From an optimization exercise on the open Yosys and OpenROAD flow, aimed at small area; shortcuts taken in it are not production practice. In this exercise RTL edits were held to simulation tests only and were not proved equivalent to the original. Some runs may be left out. An edit can pass the tests and still lose a function that they never use. Power is estimated from default activity; no workload was simulated.

==> config.mk <==
export PLATFORM = sky130hd
export DESIGN_NAME = top_padder32
export DESIGN_NICKNAME = top_padder32
export VERILOG_FILES = /design/flow/design.v
export SDC_FILE = /design/flow/constraint.sdc
export NUM_CORES = 4
export LEC_CHECK = 0
export CAP_MARGIN = 40
export CORE_MARGIN = 2
export CORE_UTILIZATION = 40
export PLACE_DENSITY = 0.6
export SLEW_MARGIN = 30
==> design.v <==
`timescale 1ns / 1ps
module message(
    input [447:0] inputmessage,
    input clk, rst_n,
    output reg [7:0] outputmessage,
    output reg bytestop, bytestart
    );
    reg [7:0] index;
    reg [7:0] tempinput [0:55];
    reg messagein;
    always@(posedge clk)
        begin
            if(~rst_n)
                begin
                    tempinput[0] = 0; tempinput[1] = 0; tempinput[2] = 0; tempinput[3] = 0;
                    tempinput[4] = 0; tempinput[5] = 0; tempinput[6] = 0; tempinput[7] = 0;
                    tempinput[8] = 0; tempinput[9] = 0; tempinput[10] = 0; tempinput[11] = 0;
                    tempinput[12] = 0; tempinput[13] = 0; tempinput[14] = 0; tempinput[15] = 0;
                    tempinput[16] = 0; tempinput[17] = 0; tempinput[18] = 0; tempinput[19] = 0;
                    tempinput[20] = 0; tempinput[21] = 0; tempinput[22] = 0; tempinput[23] = 0;
                    tempinput[24] = 0; tempinput[25] = 0; tempinput[26] = 0; tempinput[27] = 0;
                    tempinput[28] = 0; tempinput[29] = 0; tempinput[30] = 0; tempinput[31] = 0;
                    tempinput[32] = 0; tempinput[33] = 0; tempinput[34] = 0; tempinput[35] = 0;
                    tempinput[36] = 0; tempinput[37] = 0; tempinput[38] = 0; tempinput[39] = 0;
                    tempinput[40] = 0; tempinput[41] = 0; tempinput[42] = 0; tempinput[43] = 0;
                    tempinput[44] = 0; tempinput[45] = 0; tempinput[46] = 0; tempinput[47] = 0;
                    tempinput[48] = 0; tempinput[49] = 0; tempinput[50] = 0; tempinput[51] = 0;
                    tempinput[52] = 0; tempinput[53] = 0; tempinput[54] = 0; tempinput[55] = 0;
                    messagein = 1;
                    outputmessage = 0;
                    index = 0;
                    bytestart = 1;
                    bytestop = 0;
                end
            else
                begin
                    if(messagein == 1)
                        begin
                            tempinput[0] = inputmessage[447:440];
                            tempinput[1] = inputmessage[439:432];
                            tempinput[2] = inputmessage[431:424];
                            tempinput[3] = inputmessage[423:416];
                            tempinput[4] = inputmessage[415:408];
                            tempinput[5] = inputmessage[407:400];
                            tempinput[6] = inputmessage[399:392];
                            tempinput[7] = inputmessage[391:384];
                            tempinput[8] = inputmessage[383:376];
                            tempinput[9] = inputmessage[375:368];
                            tempinput[10] = inputmessage[367:360];
                            tempinput[11] = inputmessage[359:352];
                            tempinput[12] = inputmessage[351:344];
                            tempinput[13] = inputmessage[343:336];
                            tempinput[14] = inputmessage[335:328];
                            tempinput[15] = inputmessage[327:320];
                            tempinput[16] = inputmessage[319:312];
                            tempinput[17] = inputmessage[311:304];
                            tempinput[18] = inputmessage[303:296];
                            tempinput[19] = inputmessage[295:288];
                            tempinput[20] = inputmessage[287:280];
                            tempinput[21] = inputmessage[279:272];
                            tempinput[22] = inputmessage[271:264];
                            tempinput[23] = inputmessage[263:256];
                            tempinput[24] = inputmessage[255:248];
                            tempinput[25] = inputmessage[247:240];
                            tempinput[26] = inputmessage[239:232];
                            tempinput[27] = inputmessage[231:224];
                            tempinput[28] = inputmessage[223:216];
                            tempinput[29] = inputmessage[215:208];
                            tempinput[30] = inputmessage[207:200];
                            tempinput[31] = inputmessage[199:192];
                            tempinput[32] = inputmessage[191:184];
                            tempinput[33] = inputmessage[183:176];
                            tempinput[34] = inputmessage[175:168];
                            tempinput[35] = inputmessage[167:160];
                            tempinput[36] = inputmessage[159:152];
                            tempinput[37] = inputmessage[151:144];
                            tempinput[38] = inputmessage[143:136];
                            tempinput[39] = inputmessage[135:128];
                            tempinput[40] = inputmessage[127:120];
                            tempinput[41] = inputmessage[119:112];
                            tempinput[42] = inputmessage[111:104];
                            tempinput[43] = inputmessage[103:96];
                            tempinput[44] = inputmessage[95:88];
                            tempinput[45] = inputmessage[87:80];
                            tempinput[46] = inputmessage[79:72];
                            tempinput[47] = inputmessage[71:64];
                            tempinput[48] = inputmessage[63:56];
                            tempinput[49] = inputmessage[55:48];
                            tempinput[50] = inputmessage[47:40];
                            tempinput[51] = inputmessage[39:32];
                            tempinput[52] = inputmessage[31:24];
                            tempinput[53] = inputmessage[23:16];
                            tempinput[54] = inputmessage[15:8];
                            tempinput[55] = inputmessage[7:0];
                            messagein = 0;
                            bytestart = 1;
                            bytestop = 0; 
                        end
                    else
                        if(index < 56)
                            begin
                                if(tempinput[index] != 8'b0000000)
                                    begin
                                        outputmessage = tempinput[index];
                                    end
                                index = index + 1;
                            end
                        else
                            begin
                                index = 0;
                                bytestart = 0;
                                bytestop = 1;
                                if((tempinput[0] != inputmessage[447:440])&&(tempinput[55] != inputmessage[7:0])&&(tempinput[1] != inputmessage[439:432]))
                                    messagein = 1;
                            end
                end
        end
endmodule
module pad_parse(
    input clk, rst_n, source_ready, source_stop,
    input [7:0] din,
    output reg [31:0] dout32,
    output reg [511:0] dout512,
    output reg overflow_flag
    );
    reg [64:0] counter32, counter512;
    reg appendlength, size_check,tb_check, pad_done, done;
    reg [7:0] m_block [0:63];  
    reg [6:0] block_index, startpaddingindex, index0, index1, index2, index3, counter,index; 
    reg [63:0] m_size;   
    always @(posedge clk)
        begin
            if(~rst_n)
                begin
                    done = 0;
                    counter32 = 0;
                    counter512 = 0;
                    startpaddingindex = 0;
                    tb_check = 0;
                    size_check = 0;
                    counter = 0;
                    index0 = 0;
                    index1 = 1;
                    index2 = 2;
                    index3 = 3;
                    index = 0;
                    block_index = 0;
                    m_size = 0;
                    pad_done = 0;
                    dout32 = 0;
                    dout512 = 0;
                    appendlength = 0;
                    overflow_flag = 0;
                    for(index = 0; index <64; index = index + 1)
                        begin
                            m_block[index] = 0;
                        end
                end
            else
                begin
                    if((source_ready)&&(din != 8'b00000000)) 
                        begin
                          if (block_index < 64) m_block[block_index[5:0]] = din;
                          block_index = block_index + 1;
                          startpaddingindex = block_index;
                        end
                    else if((~source_ready)) 
                        begin
                            if(source_stop)
                                begin
                                    if(block_index < 56)  
                                        begin
                                            if(size_check == 0)
                                              begin 
                                                m_size = block_index*8;
                                                size_check = 1;  
                                              end
                                            if((block_index >= 1) && (block_index <= 54))
                                              begin
                                                if((block_index == startpaddingindex) || (block_index == 4))
                                                    m_block[block_index[5:0]] = 8'b10000000;
                                                else
                                                    m_block[block_index[5:0]] = 8'b00000000;
                                                block_index = block_index + 1;
                                                tb_check = 1;
                                              end
                                            else if(block_index == 55)
                                              begin
                                                m_block[55] = 8'b00000000;
                                                appendlength = 1;
                                              end
                                            else
                                              overflow_flag = 1;    
                                        end
                                end
                    if(appendlength)
                       begin
                           m_block[63] = m_size[7:0];
                           m_block[62] = m_size[15:8];
                           m_block[61] = m_size[23:16];
                           m_block[60] = m_size[31:24];
                           m_block[59] = m_size[39:32];
                           m_block[58] = m_size[47:40]; 
                           m_block[57] = m_size[55:48]; 
                           m_block[56] = m_size[63:56]; 
                           appendlength = 0;
                           pad_done = 1;
                           overflow_flag = 0;                              
                       end               
                        end
                    if(pad_done)
                        begin
                            if((index0 == 0) || (index3 < 64))
                                begin
                                    dout32[31:24] = m_block[index0];
                                    dout32[23:16] = m_block[index1];
                                    dout32[15:8] = m_block[index2];
                                    dout32[7:0] = m_block[index3];
                                    index0 = index0 + 4;
                                    index1 = index1 + 4;
                                    index2 = index2 + 4;
                                    index3 = index3 + 4;
                                    counter32 = counter32 + 1;
                                end
                        end
                    if(counter32 == 16)
                        begin
                            counter512 = counter512 + 1;
                            counter32 = 0;
                            done = 1;
                        end 
                    if(done == 1)
                        begin
                            dout512[511:504] = m_block[0];
                            dout512[503:496] = m_block[1];
                            dout512[495:488] = m_block[2];                                
                            dout512[487:480] = m_block[3];
                            dout512[479:472] = m_block[4];
                            dout512[471:464] = m_block[5];
                            dout512[463:456] = m_block[6];                                
                            dout512[455:448] = m_block[7];
                            dout512[447:440] = m_block[8];
                            dout512[439:432] = m_block[9];
                            dout512[431:424] = m_block[10];
                            dout512[423:416] = m_block[11];
                            dout512[415:408] = m_block[12];                               
                            dout512[407:400] = m_block[13];
                            dout512[399:392] = m_block[14];
                            dout512[391:384] = m_block[15];                               
                            dout512[383:376] = m_block[16];
                            dout512[375:368] = m_block[17];
                            dout512[367:360] = m_block[18];
                            dout512[359:352] = m_block[19];                            
                            dout512[351:344] = m_block[20];
                            dout512[343:336] = m_block[21];
                            dout512[335:328] = m_block[22];
                            dout512[327:320] = m_block[23];                                
                            dout512[319:312] = m_block[24];
                            dout512[311:304] = m_block[25];
                            dout512[303:296] = m_block[26];                                    
                            dout512[295:288] = m_block[27];
                            dout512[287:280] = m_block[28];
                            dout512[279:272] = m_block[29];
                            dout512[271:264] = m_block[30];         
                            dout512[263:256] = m_block[31];                       
                            dout512[255:248] = m_block[32];
                            dout512[247:240] = m_block[33];
                            dout512[239:232] = m_block[34];
                            dout512[231:224] = m_block[35];                                
                            dout512[223:216] = m_block[36];
                            dout512[215:208] = m_block[37];
                            dout512[207:200] = m_block[38];
                            dout512[199:192] = m_block[39];                            
                            dout512[191:184] = m_block[40];
                            dout512[183:176] = m_block[41];
                            dout512[175:168] = m_block[42];
                            dout512[167:160] = m_block[43];                                
                            dout512[159:152] = m_block[44];
                            dout512[151:144] = m_block[45];
                            dout512[143:136] = m_block[46];
                            dout512[135:128] = m_block[47];                                
                            dout512[127:120] = m_block[48];
                            dout512[119:112] = m_block[49];
                            dout512[111:104] = m_block[50];
                            dout512[103:96] = m_block[51];                        
                            dout512[95:88] = m_block[52];
                            dout512[87:80] = m_block[53];
                            dout512[79:72] = m_block[54];
                            dout512[71:64] = m_block[55];                                
                            dout512[63:56] = m_block[56];
                            dout512[55:48] = m_block[57];
                            dout512[47:40] = m_block[58];
                            dout512[39:32] = m_block[59];                                
                            dout512[31:24] = m_block[60];
                            dout512[23:16] = m_block[61];
                            dout512[15:8] = m_block[62];
                            dout512[7:0] = m_block[63];                            
                        end  
                end
        end    
endmodule
`timescale 1ns / 1ps
module top_padder32(
    input clk, rst_n,
    input [447:0] inputword,
    output wire [31:0] dout32,
    output wire [511:0] dout512,
    output wire overflow_flag
    );
    wire [7:0] outputbyte;
    wire bytestop, bytestart;
    message u_message(
        .inputmessage(inputword),
        .clk(clk), 
        .rst_n(rst_n),
        .outputmessage(outputbyte),
        .bytestop(bytestop),
        .bytestart(bytestart)
        );  
    pad_parse u_pad_parse(
        .clk(clk), 
        .rst_n(rst_n), 
        .source_ready(bytestart), 
        .source_stop(bytestop),
        .din(outputbyte),
        .dout32(dout32),
        .dout512(dout512),
        .overflow_flag(overflow_flag)
    );
endmodule
==> constraint.sdc <==
create_clock -name core_clock -period 10.0 [get_ports {clk}]
set_input_delay 2.0000 -clock core_clock [delete_from_list [all_inputs] [get_ports {clk}]]
set_output_delay 2.0000 -clock core_clock [all_outputs]
set_load 0.01 [all_outputs]
==> run.sh <==
#!/bin/bash
# synth_recipe.tcl (not shown) runs the flow's synth.tcl, then flattens the netlist and writes it again
# the make line also repeats each setting of config.mk as NAME=value (left out here)
make -C /OpenROAD-flow-scripts/flow DESIGN_CONFIG=/design/flow/config.mk WORK_HOME=/design/flow/orfs CLKGATE_MAP_FILE= SYNTH_SCRIPT=/design/flow/synth_recipe.tcl finish
Run 1, signal wires on met1:
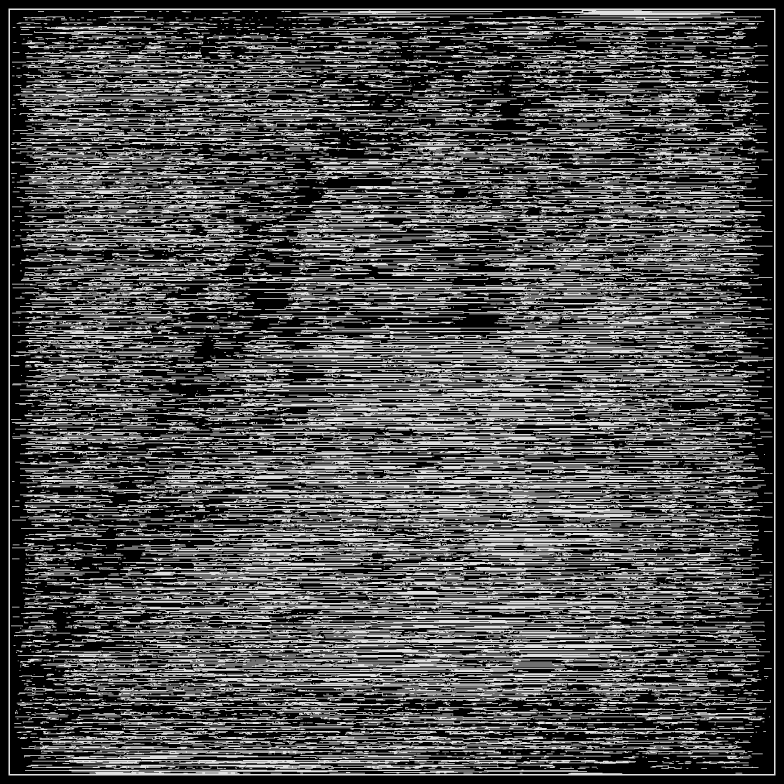
longest straight run: 124 um
share of all routed wire: 39%

Run 1, met2 routing:
Scale bar: 100 um.
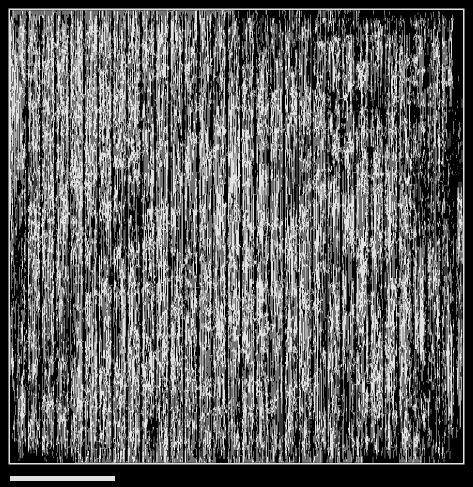
longest straight run: 205 um
nets with wire on the layer: 8241
share of all routed wire: 42%
main direction: vertical
wire length on this layer: 184 mm

==> summary.md, run 1 <==
| Metric | Value |
|---|---|
| Outcome | `timing/DRC/antenna clean` |
| Final Max Slew Viols | `0` |
| Die Height | `430 um` |
| Signal inverters | `309` |
| Final Skew | `0.0508 ns` |
| Final-layout clock-cell area share | `7.02%` |
| M2 GR Usage | `66.3%` |
| CTS tree | `yes` |
| Cell Chain, Critical Path | `inv_1 > ha_1 > nor4_4 > a221o_1 > buf_8 > o21ai_1 > buf_4 > or4_1 > a311oi_4 > nand2_2 > and2_1 > a22oi_1 > nand4_1 > a2111oi_0 > a31oi_1` |
| #FFs+latches synth | `1688` |
| Fin crit share | `66.5%` |
| VDD IR max | `0.000145 V` |
| # Taps | `2370` |
| CP max FO | `16` |
| P_seq | `7.02 mW` |
| Instance count on the critical path | `15` |
| Min-Delay Startpoint | `u_pad_parse.dout512[149]` |
| Buffers, non-clock | `1303` |
| DR top layer | `met5` |
| Met3 wire length | `48.4 mm` |
| # DRC | `0` |
| Clock power frac | `43.4%` |
| Mux contribution to synthesized area | `7.03%` |
| Average wire per standard cell | `37.7 um` |
| Post-CTS sizing | `0` |
| Synth Cell Area | `72700 um^2` |
| Ranking of synthesized cells by area | `dfxtp_1 (46%), mux2i_1 (6.7%), nor2_1 (5.2%), a22oi_1 (4.9%), nand3_1 (4.3%)` |
| P_sw | `5.08 mW` |
| Worst setup endpoint | `u_pad_parse.dout32[19]` |
| Busiest grt layer | `met2` |
| Hold_ws | `0.455 ns` |
| Post-CTS Setup Inserts | `0` |
| Setup TNS | `0 ns` |
| Post-DRT Antenna Nets | `0` |
| Crit start category | `register` |
| Cell Area, Placed | `85500 um^2` |
| Synth Instances | `8358` |
| WP buf/inv | `3` |
| Area grow syn2layout | `27.0%` |
| Non-clock buffer share | `13.8%` |
| Max Freq | `0.150 GHz` |
| Max clock buf depth | `3` |
| Max-slew headroom | `20.8%` |
| # hold bufs at CTS | `0` |
| Place WS | `3.50 ns` |
| Synth Area in Simple Gates | `19.8%` |
| Power, Total | `16.9 mW` |
| Cell taking the most area after synthesis | `dfxtp_1` |
| Adder-Cell Fraction of Synth Area | `0.465%` |
| Post-Syn Nets | `8835` |
| Met3 usage | `13.2%` |
| Count leader, synth | `dfxtp_1` |
| Vias | `74426` |
| FP Rows | `156` |
| Final setup viols | `0` |
| IO Count | `995` |
| FILL cells | `17093` |
| Post-synthesis sequential area ratio | `46.5%` |
| Post-route core utilization | `51.1%` |
| Flop pwr share | `41.5%` |
| H-Tree Depth | `4` |
| Fin crit period | `6.65 ns` |
| M1 wire length | `170 mm` |
| Clock Sink Count | `1688` |
| Worst hold path stage count | `2` |
| Avg Synthesized Cell Area | `8.70 um^2` |
Run 1, metal 3:
Cells faint in the background.
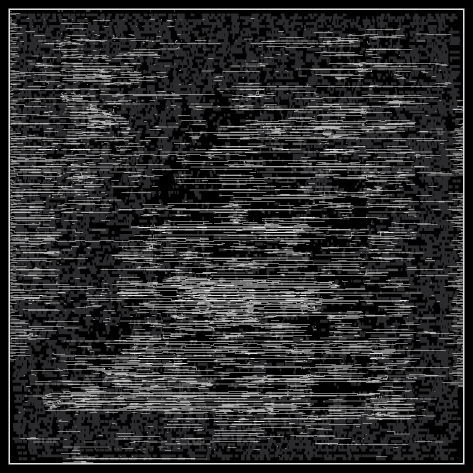
wire length on this layer: 48.4 mm
nets with wire on the layer: 1886
share of all routed wire: 11%
main direction: horizontal
longest straight run: 217 um

Run 1, the metal 4 layer:
Scale bar: 100 um.
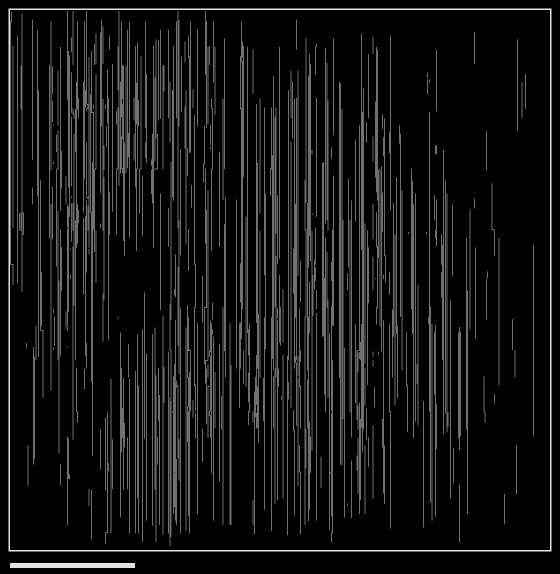
nets with wire on the layer: 400
longest straight run: 303 um

Run 1, track usage over the die:
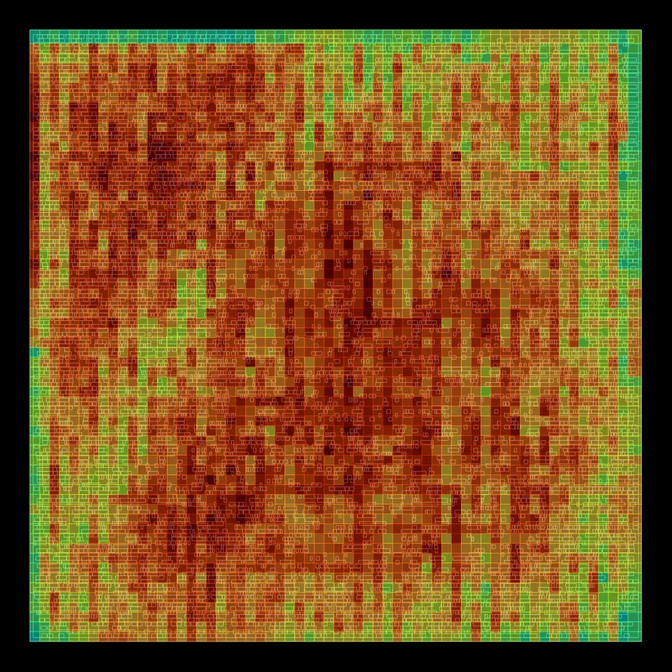

==> run 2: a larger rewrite; changed files in full <==
==> design.v <==
`timescale 1ns / 1ps
module message(
    input [447:0] inputmessage,
    input clk, rst_n,
    output reg [7:0] outputmessage,
    output reg bytestart
    );
    reg [7:0] ring [0:56];
    reg [5:0] index;
    reg messagein;
    integer i;
    always @(posedge clk) begin
        for (i = 0; i < 56; i = i + 1)
            ring[i] <= messagein ? inputmessage[447-8*i -: 8] : ring[i+1];
        ring[56] <= ring[0];
    end
    always @(posedge clk) begin
        if (~rst_n) begin
            messagein <= 1'b1;
            outputmessage <= 8'd0;
            index <= 6'd0;
            bytestart <= 1'b1;
        end else if (messagein) begin
            messagein <= 1'b0;
            bytestart <= 1'b1;
        end else if (index != 6'd56) begin
            if (ring[0] != 8'd0)
                outputmessage <= ring[0];
            index <= index + 6'd1;
        end else begin
            index <= 6'd0;
            bytestart <= 1'b0;
            if ((ring[1] != inputmessage[447:440]) && (ring[56] != inputmessage[7:0]) &&
                (ring[2] != inputmessage[439:432]))
                messagein <= 1'b1;
        end
    end
endmodule
module pad_parse(
    input clk, rst_n, source_ready,
    input [7:0] din,
    output reg [31:0] dout32,
    output [511:0] dout512,
    output reg overflow_flag
    );
    reg [7:0] m_block [0:63];
    reg [6:0] block_index;
    reg fresh;               
    reg size_check;
    reg [5:0] m_size;        
    reg pad_done;
    reg [4:0] k;             
    wire done = k[4];
    wire store = source_ready & (din != 8'd0);
    wire pad = ~source_ready & (block_index < 7'd56);
    wire padstep = pad & (block_index != 7'd0) & (block_index != 7'd55);
    wire padlast = pad & (block_index == 7'd55);
    wire [5:0] len = size_check ? m_size : block_index[5:0];
    wire [7:0] padbyte = (fresh || block_index == 7'd4) ? 8'h80 : 8'h00;
    wire [7:0] wbyte = store ? din : padbyte;
    reg [7:0] nb [0:63];
    integer j;
    always @* begin
        for (j = 0; j < 64; j = j + 1) begin
            nb[j] = m_block[j];
            if ((store | padstep) && block_index == j)
                nb[j] = wbyte;
        end
        if (padlast) begin
            nb[55] = 8'd0;
            for (j = 56; j < 62; j = j + 1) nb[j] = 8'd0;
            nb[62] = {7'd0, len[5]};
            nb[63] = {len[4:0], 3'd0};
        end
    end
    always @(posedge clk)
        for (j = 0; j < 64; j = j + 1) m_block[j] <= nb[j];
    wire pd_next = pad_done | padlast;
    wire [5:0] rb = {k[3:0], 2'b00};
    always @(posedge clk) begin
        if (~rst_n) begin
            block_index <= 7'd0;
            fresh <= 1'b1;
            size_check <= 1'b0;
            m_size <= 6'd0;
            pad_done <= 1'b0;
            overflow_flag <= 1'b0;
            k <= 5'd0;
            dout32 <= 32'd0;
        end else begin
            if (store) begin
                block_index <= block_index + 7'd1;
                fresh <= 1'b1;
            end else if (pad) begin
                if (!size_check) begin
                    m_size <= block_index[5:0];
                    size_check <= 1'b1;
                end
                if (padstep) begin
                    block_index <= block_index + 7'd1;
                    fresh <= 1'b0;
                end else if (padlast) begin
                    pad_done <= 1'b1;
                    overflow_flag <= 1'b0;
                end else
                    overflow_flag <= 1'b1;
            end
            if (pd_next && !done) begin
                dout32 <= {nb[rb], nb[rb + 6'd1], nb[rb + 6'd2], nb[rb + 6'd3]};
                k <= k + 5'd1;
            end
        end
    end
    genvar g;
    generate
        for (g = 0; g < 64; g = g + 1) begin : g_out
            assign dout512[511-8*g -: 8] = done ? m_block[g] : 8'd0;
        end
    endgenerate
endmodule
`timescale 1ns / 1ps
module top_padder32(
    input clk, rst_n,
    input [447:0] inputword,
    output wire [31:0] dout32,
    output wire [511:0] dout512,
    output wire overflow_flag
    );
    wire [7:0] outputbyte;
    wire bytestart;
    message u_message(
        .inputmessage(inputword),
        .clk(clk),
        .rst_n(rst_n),
        .outputmessage(outputbyte),
        .bytestart(bytestart)
        );
    pad_parse u_pad_parse(
        .clk(clk),
        .rst_n(rst_n),
        .source_ready(bytestart),
        .din(outputbyte),
        .dout32(dout32),
        .dout512(dout512),
        .overflow_flag(overflow_flag)
    );
endmodule
Run 2, track usage over the die:
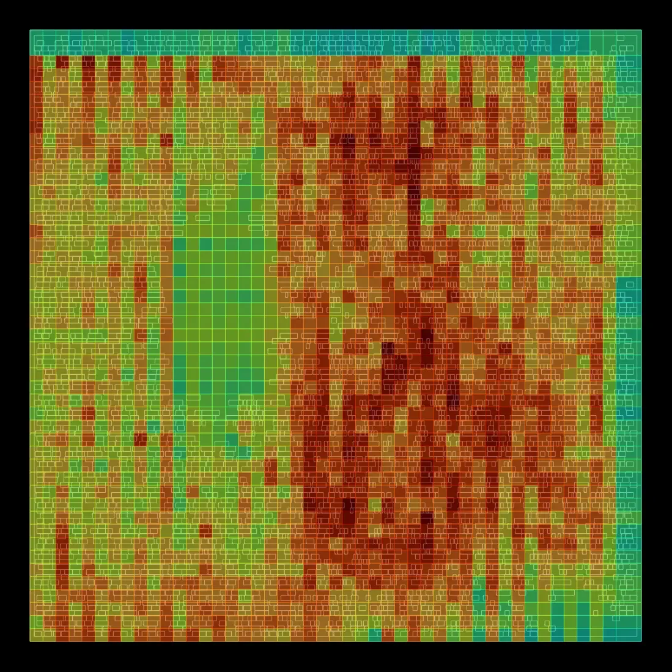
busiest grt layer: met2
aggregate global-route resource usage: 34.1%
met3 usage: 7.37%
average wire per standard cell: 28.6 um
M2 GR Usage: 58.8%

==> summary.md, run 2 <==
| Metric | Value |
|---|---|
| WP buf/inv | `2 (-1)` |
| Commonest non-fill, non-tap cell in the layout | `dfxtp_1` |
| Clock power frac | `43.9% (+0.5 points)` |
| P_seq | `4.56 mW (-35%)` |
| Initial Util | `40.3%` |
| First-pass iteration count of the detailed router | `6` |
| Reg2reg setup slack | `5.70 ns` |
| Count leader, synth | `dfxtp_1` |
| Comb power frac | `8.4%` |
| Max clock buf depth | `3 (unchanged)` |
| Max Freq | `0.202 GHz (+34%)` |
| Fin area | `55900 um^2` |
| Outcome | `timing/DRC/antenna clean` |
| Die Height | `324 um (-25%)` |
| Post-DRT Antenna Nets | `0 (unchanged)` |
| FP Rows | `117 (-25%)` |
| Non-clock buffer share | `19.3% (+5.5 points)` |
| Grt total ovfl | `0` |
| Min-Delay Startpoint | `u_message.ring[0][5]` |
| Max-slew headroom | `32.4% (+12 points)` |
| Average via count per standard cell | `5.39` |
| Clock Power | `4.20 mW` |
| Worst EP arrival | `2.95 ns` |
| Cell Chain, Critical Path | `buf_12 > and2_1 > clkdlybuf4s50_1` |
| Flop pwr share | `47.7% (+6.2 points)` |
| Placed cell count | `6287` |
| Signal inverters | `50 (-84%)` |
| Share of the synthesized area in the top cell type | `50.8%` |
| Avg Synthesized Cell Area | `9.84 um^2 (+13%)` |
| Ranking of synthesized cells by area | `dfxtp_1 (51%), mux2_2 (13%), and2_1 (8.4%), o21ai_0 (4.9%), nand2_1 (4.2%)` |
| IO Count | `995 (unchanged)` |
| Post-CTS Setup Inserts | `0 (unchanged)` |
| Met3 wire length | `14.6 mm (-70%)` |
| Place WS | `5.30 ns (+1.80 ns)` |
| Sequential share of cell area | `37.2%` |
| Synth Instances | `4161 (-50%)` |
| Register area | `20800 um^2` |
| Area grow syn2layout | `36.6%` |
| Final-layout clock-cell area share | `6.63% (-0.39 points)` |
| Crit start category | `register` |
| Final setup viols | `0 (unchanged)` |
| # Taps | `1368 (-42%)` |
| Cell Area, Placed | `52100 um^2 (-39%)` |
| Synth cell count leaders | `dfxtp_1 (1038), and2_1 (550), mux2_2 (472), nand2_1 (460), o21ai_0 (402)` |
| Share of post-route cells with drive strength above 1 | `15.3%` |
| CLK BUF | `165` |
| Power Combinational | `0.803 mW` |
| #FFs+latches synth | `1038 (-39%)` |
| Synth Cell Area | `40900 um^2 (-44%)` |
| Final Max Slew Viols | `0 (unchanged)` |
| Final Skew | `0.0232 ns (-0.0275 ns)` |
| Instance count on the critical path | `3 (-12)` |
| Clock root cell | `clkbuf_16` |
| Adder-Cell Fraction of Synth Area | `0.306% (-0.16 points)` |
| CTS Buf Count | `109` |
| H-Tree Depth | `3 (-1)` |
| Clock Sink Count | `1038 (-39%)` |
| Fin crit period | `4.95 ns (-1.70 ns)` |
| Post-Syn Nets | `4621 (-48%)` |
| Slowest-stage cell, CP | `clkdlybuf4s50_1` |
| Area of the core | `102000 um^2` |
| Post-synthesis sequential area ratio | `50.8% (+4.3 points)` |
| FILL cells | `9386 (-45%)` |
| Total Die Area | `105000 um^2` |
| CP max FO | `292 (+276)` |
| FFs w/ async S/R, synth | `0%` |
| Post-route core utilization | `55.1% (+4.0 points)` |
| Post-CTS sizing | `0 (unchanged)` |
| P_sw | `2.25 mW (-56%)` |
| Buffers, non-clock | `1093 (-16%)` |
| Vias | `35081 (-53%)` |
| Worst hold path stage count | `0 (-2)` |
| GR met1 Demand/Resource | `40.2%` |
| Synth Area in Simple Gates | `16.4% (-3.4 points)` |
| CTS tree | `yes` |
| Cell taking the most area after synthesis | `dfxtp_1` |
| DR top layer | `met5` |
| # DRC | `0 (unchanged)` |
| FF-to-FF Start | `u_message.outputmessage[4]` |
| Internal | `7.32 mW` |
| Worst Max-Slew Pin Slew | `1.01 ns` |
| M1 wire length | `71.5 mm (-58%)` |
| Power, Total | `9.57 mW (-43%)` |
| Setup TNS | `0 ns (unchanged)` |
| Worst setup endpoint | `dout512[376]` |
| VDD IR max | `0.000164 V (+13%)` |
| Mux contribution to synthesized area | `15.1% (+8.0 points)` |
| Sw Ratio | `23.5%` |
| Fin crit share | `49.5% (-17 points)` |
| # hold bufs at CTS | `0 (unchanged)` |
| Area of the multi-input gates | `18700 um^2` |
| Max Cap Violations | `0` |
| Crit path from | `u_pad_parse.k[4]` |
| Hold_ws | `0.388 ns (-0.0667 ns)` |
Run 2, the metal 4 layer:
Scale bar: 100 um.
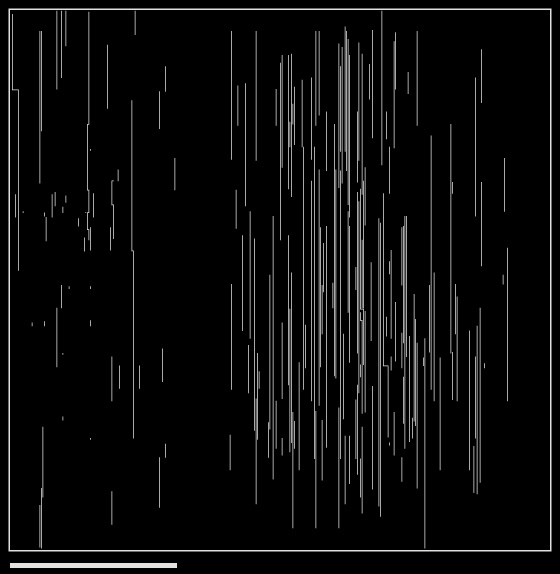
nets with wire on the layer: 148
share of all routed wire: 5.4%
wire length on this layer: 10100 um
longest straight run: 187 um

## static timing again, ports no longer ideal
No port has a modelled driver above. Below, the same layouts with a new extraction and two added sets of constraints.
Step 1 (the two cells are an assumption about what drives the block):
set clk [get_ports {clk}]
set_driving_cell -lib_cell sky130_fd_sc_hd__clkbuf_16 $clk
set_driving_cell -lib_cell sky130_fd_sc_hd__buf_2 [delete_from_list [all_inputs] $clk]
Step 2, shift: input delay + t, output delay - t, t = (earliest + latest rising clock arrival at the registers) / 2. This alone moves slack from input paths to output paths.
Slacks: no drivers / after step 1 / after step 2; pairs: no drivers / after step 1.
| run | t (ns) | slack for setup (ns) | hold WS [ns] | worst setup path at the end | worst data-port slew with drivers (ns) |
|---|---|---|---|---|---|
| run 1 | 0.951 | 3.347 / 3.347 / 3.347 | 0.455 / 0.455 / 0.455 | register to register | 0.23 |
| run 2 | 0.756 | 5.050 / 4.974 / 5.702 | 0.388 / 0.388 / 0.388 | register to register | 0.17 |
After both steps setup and hold are still met in every run listed.
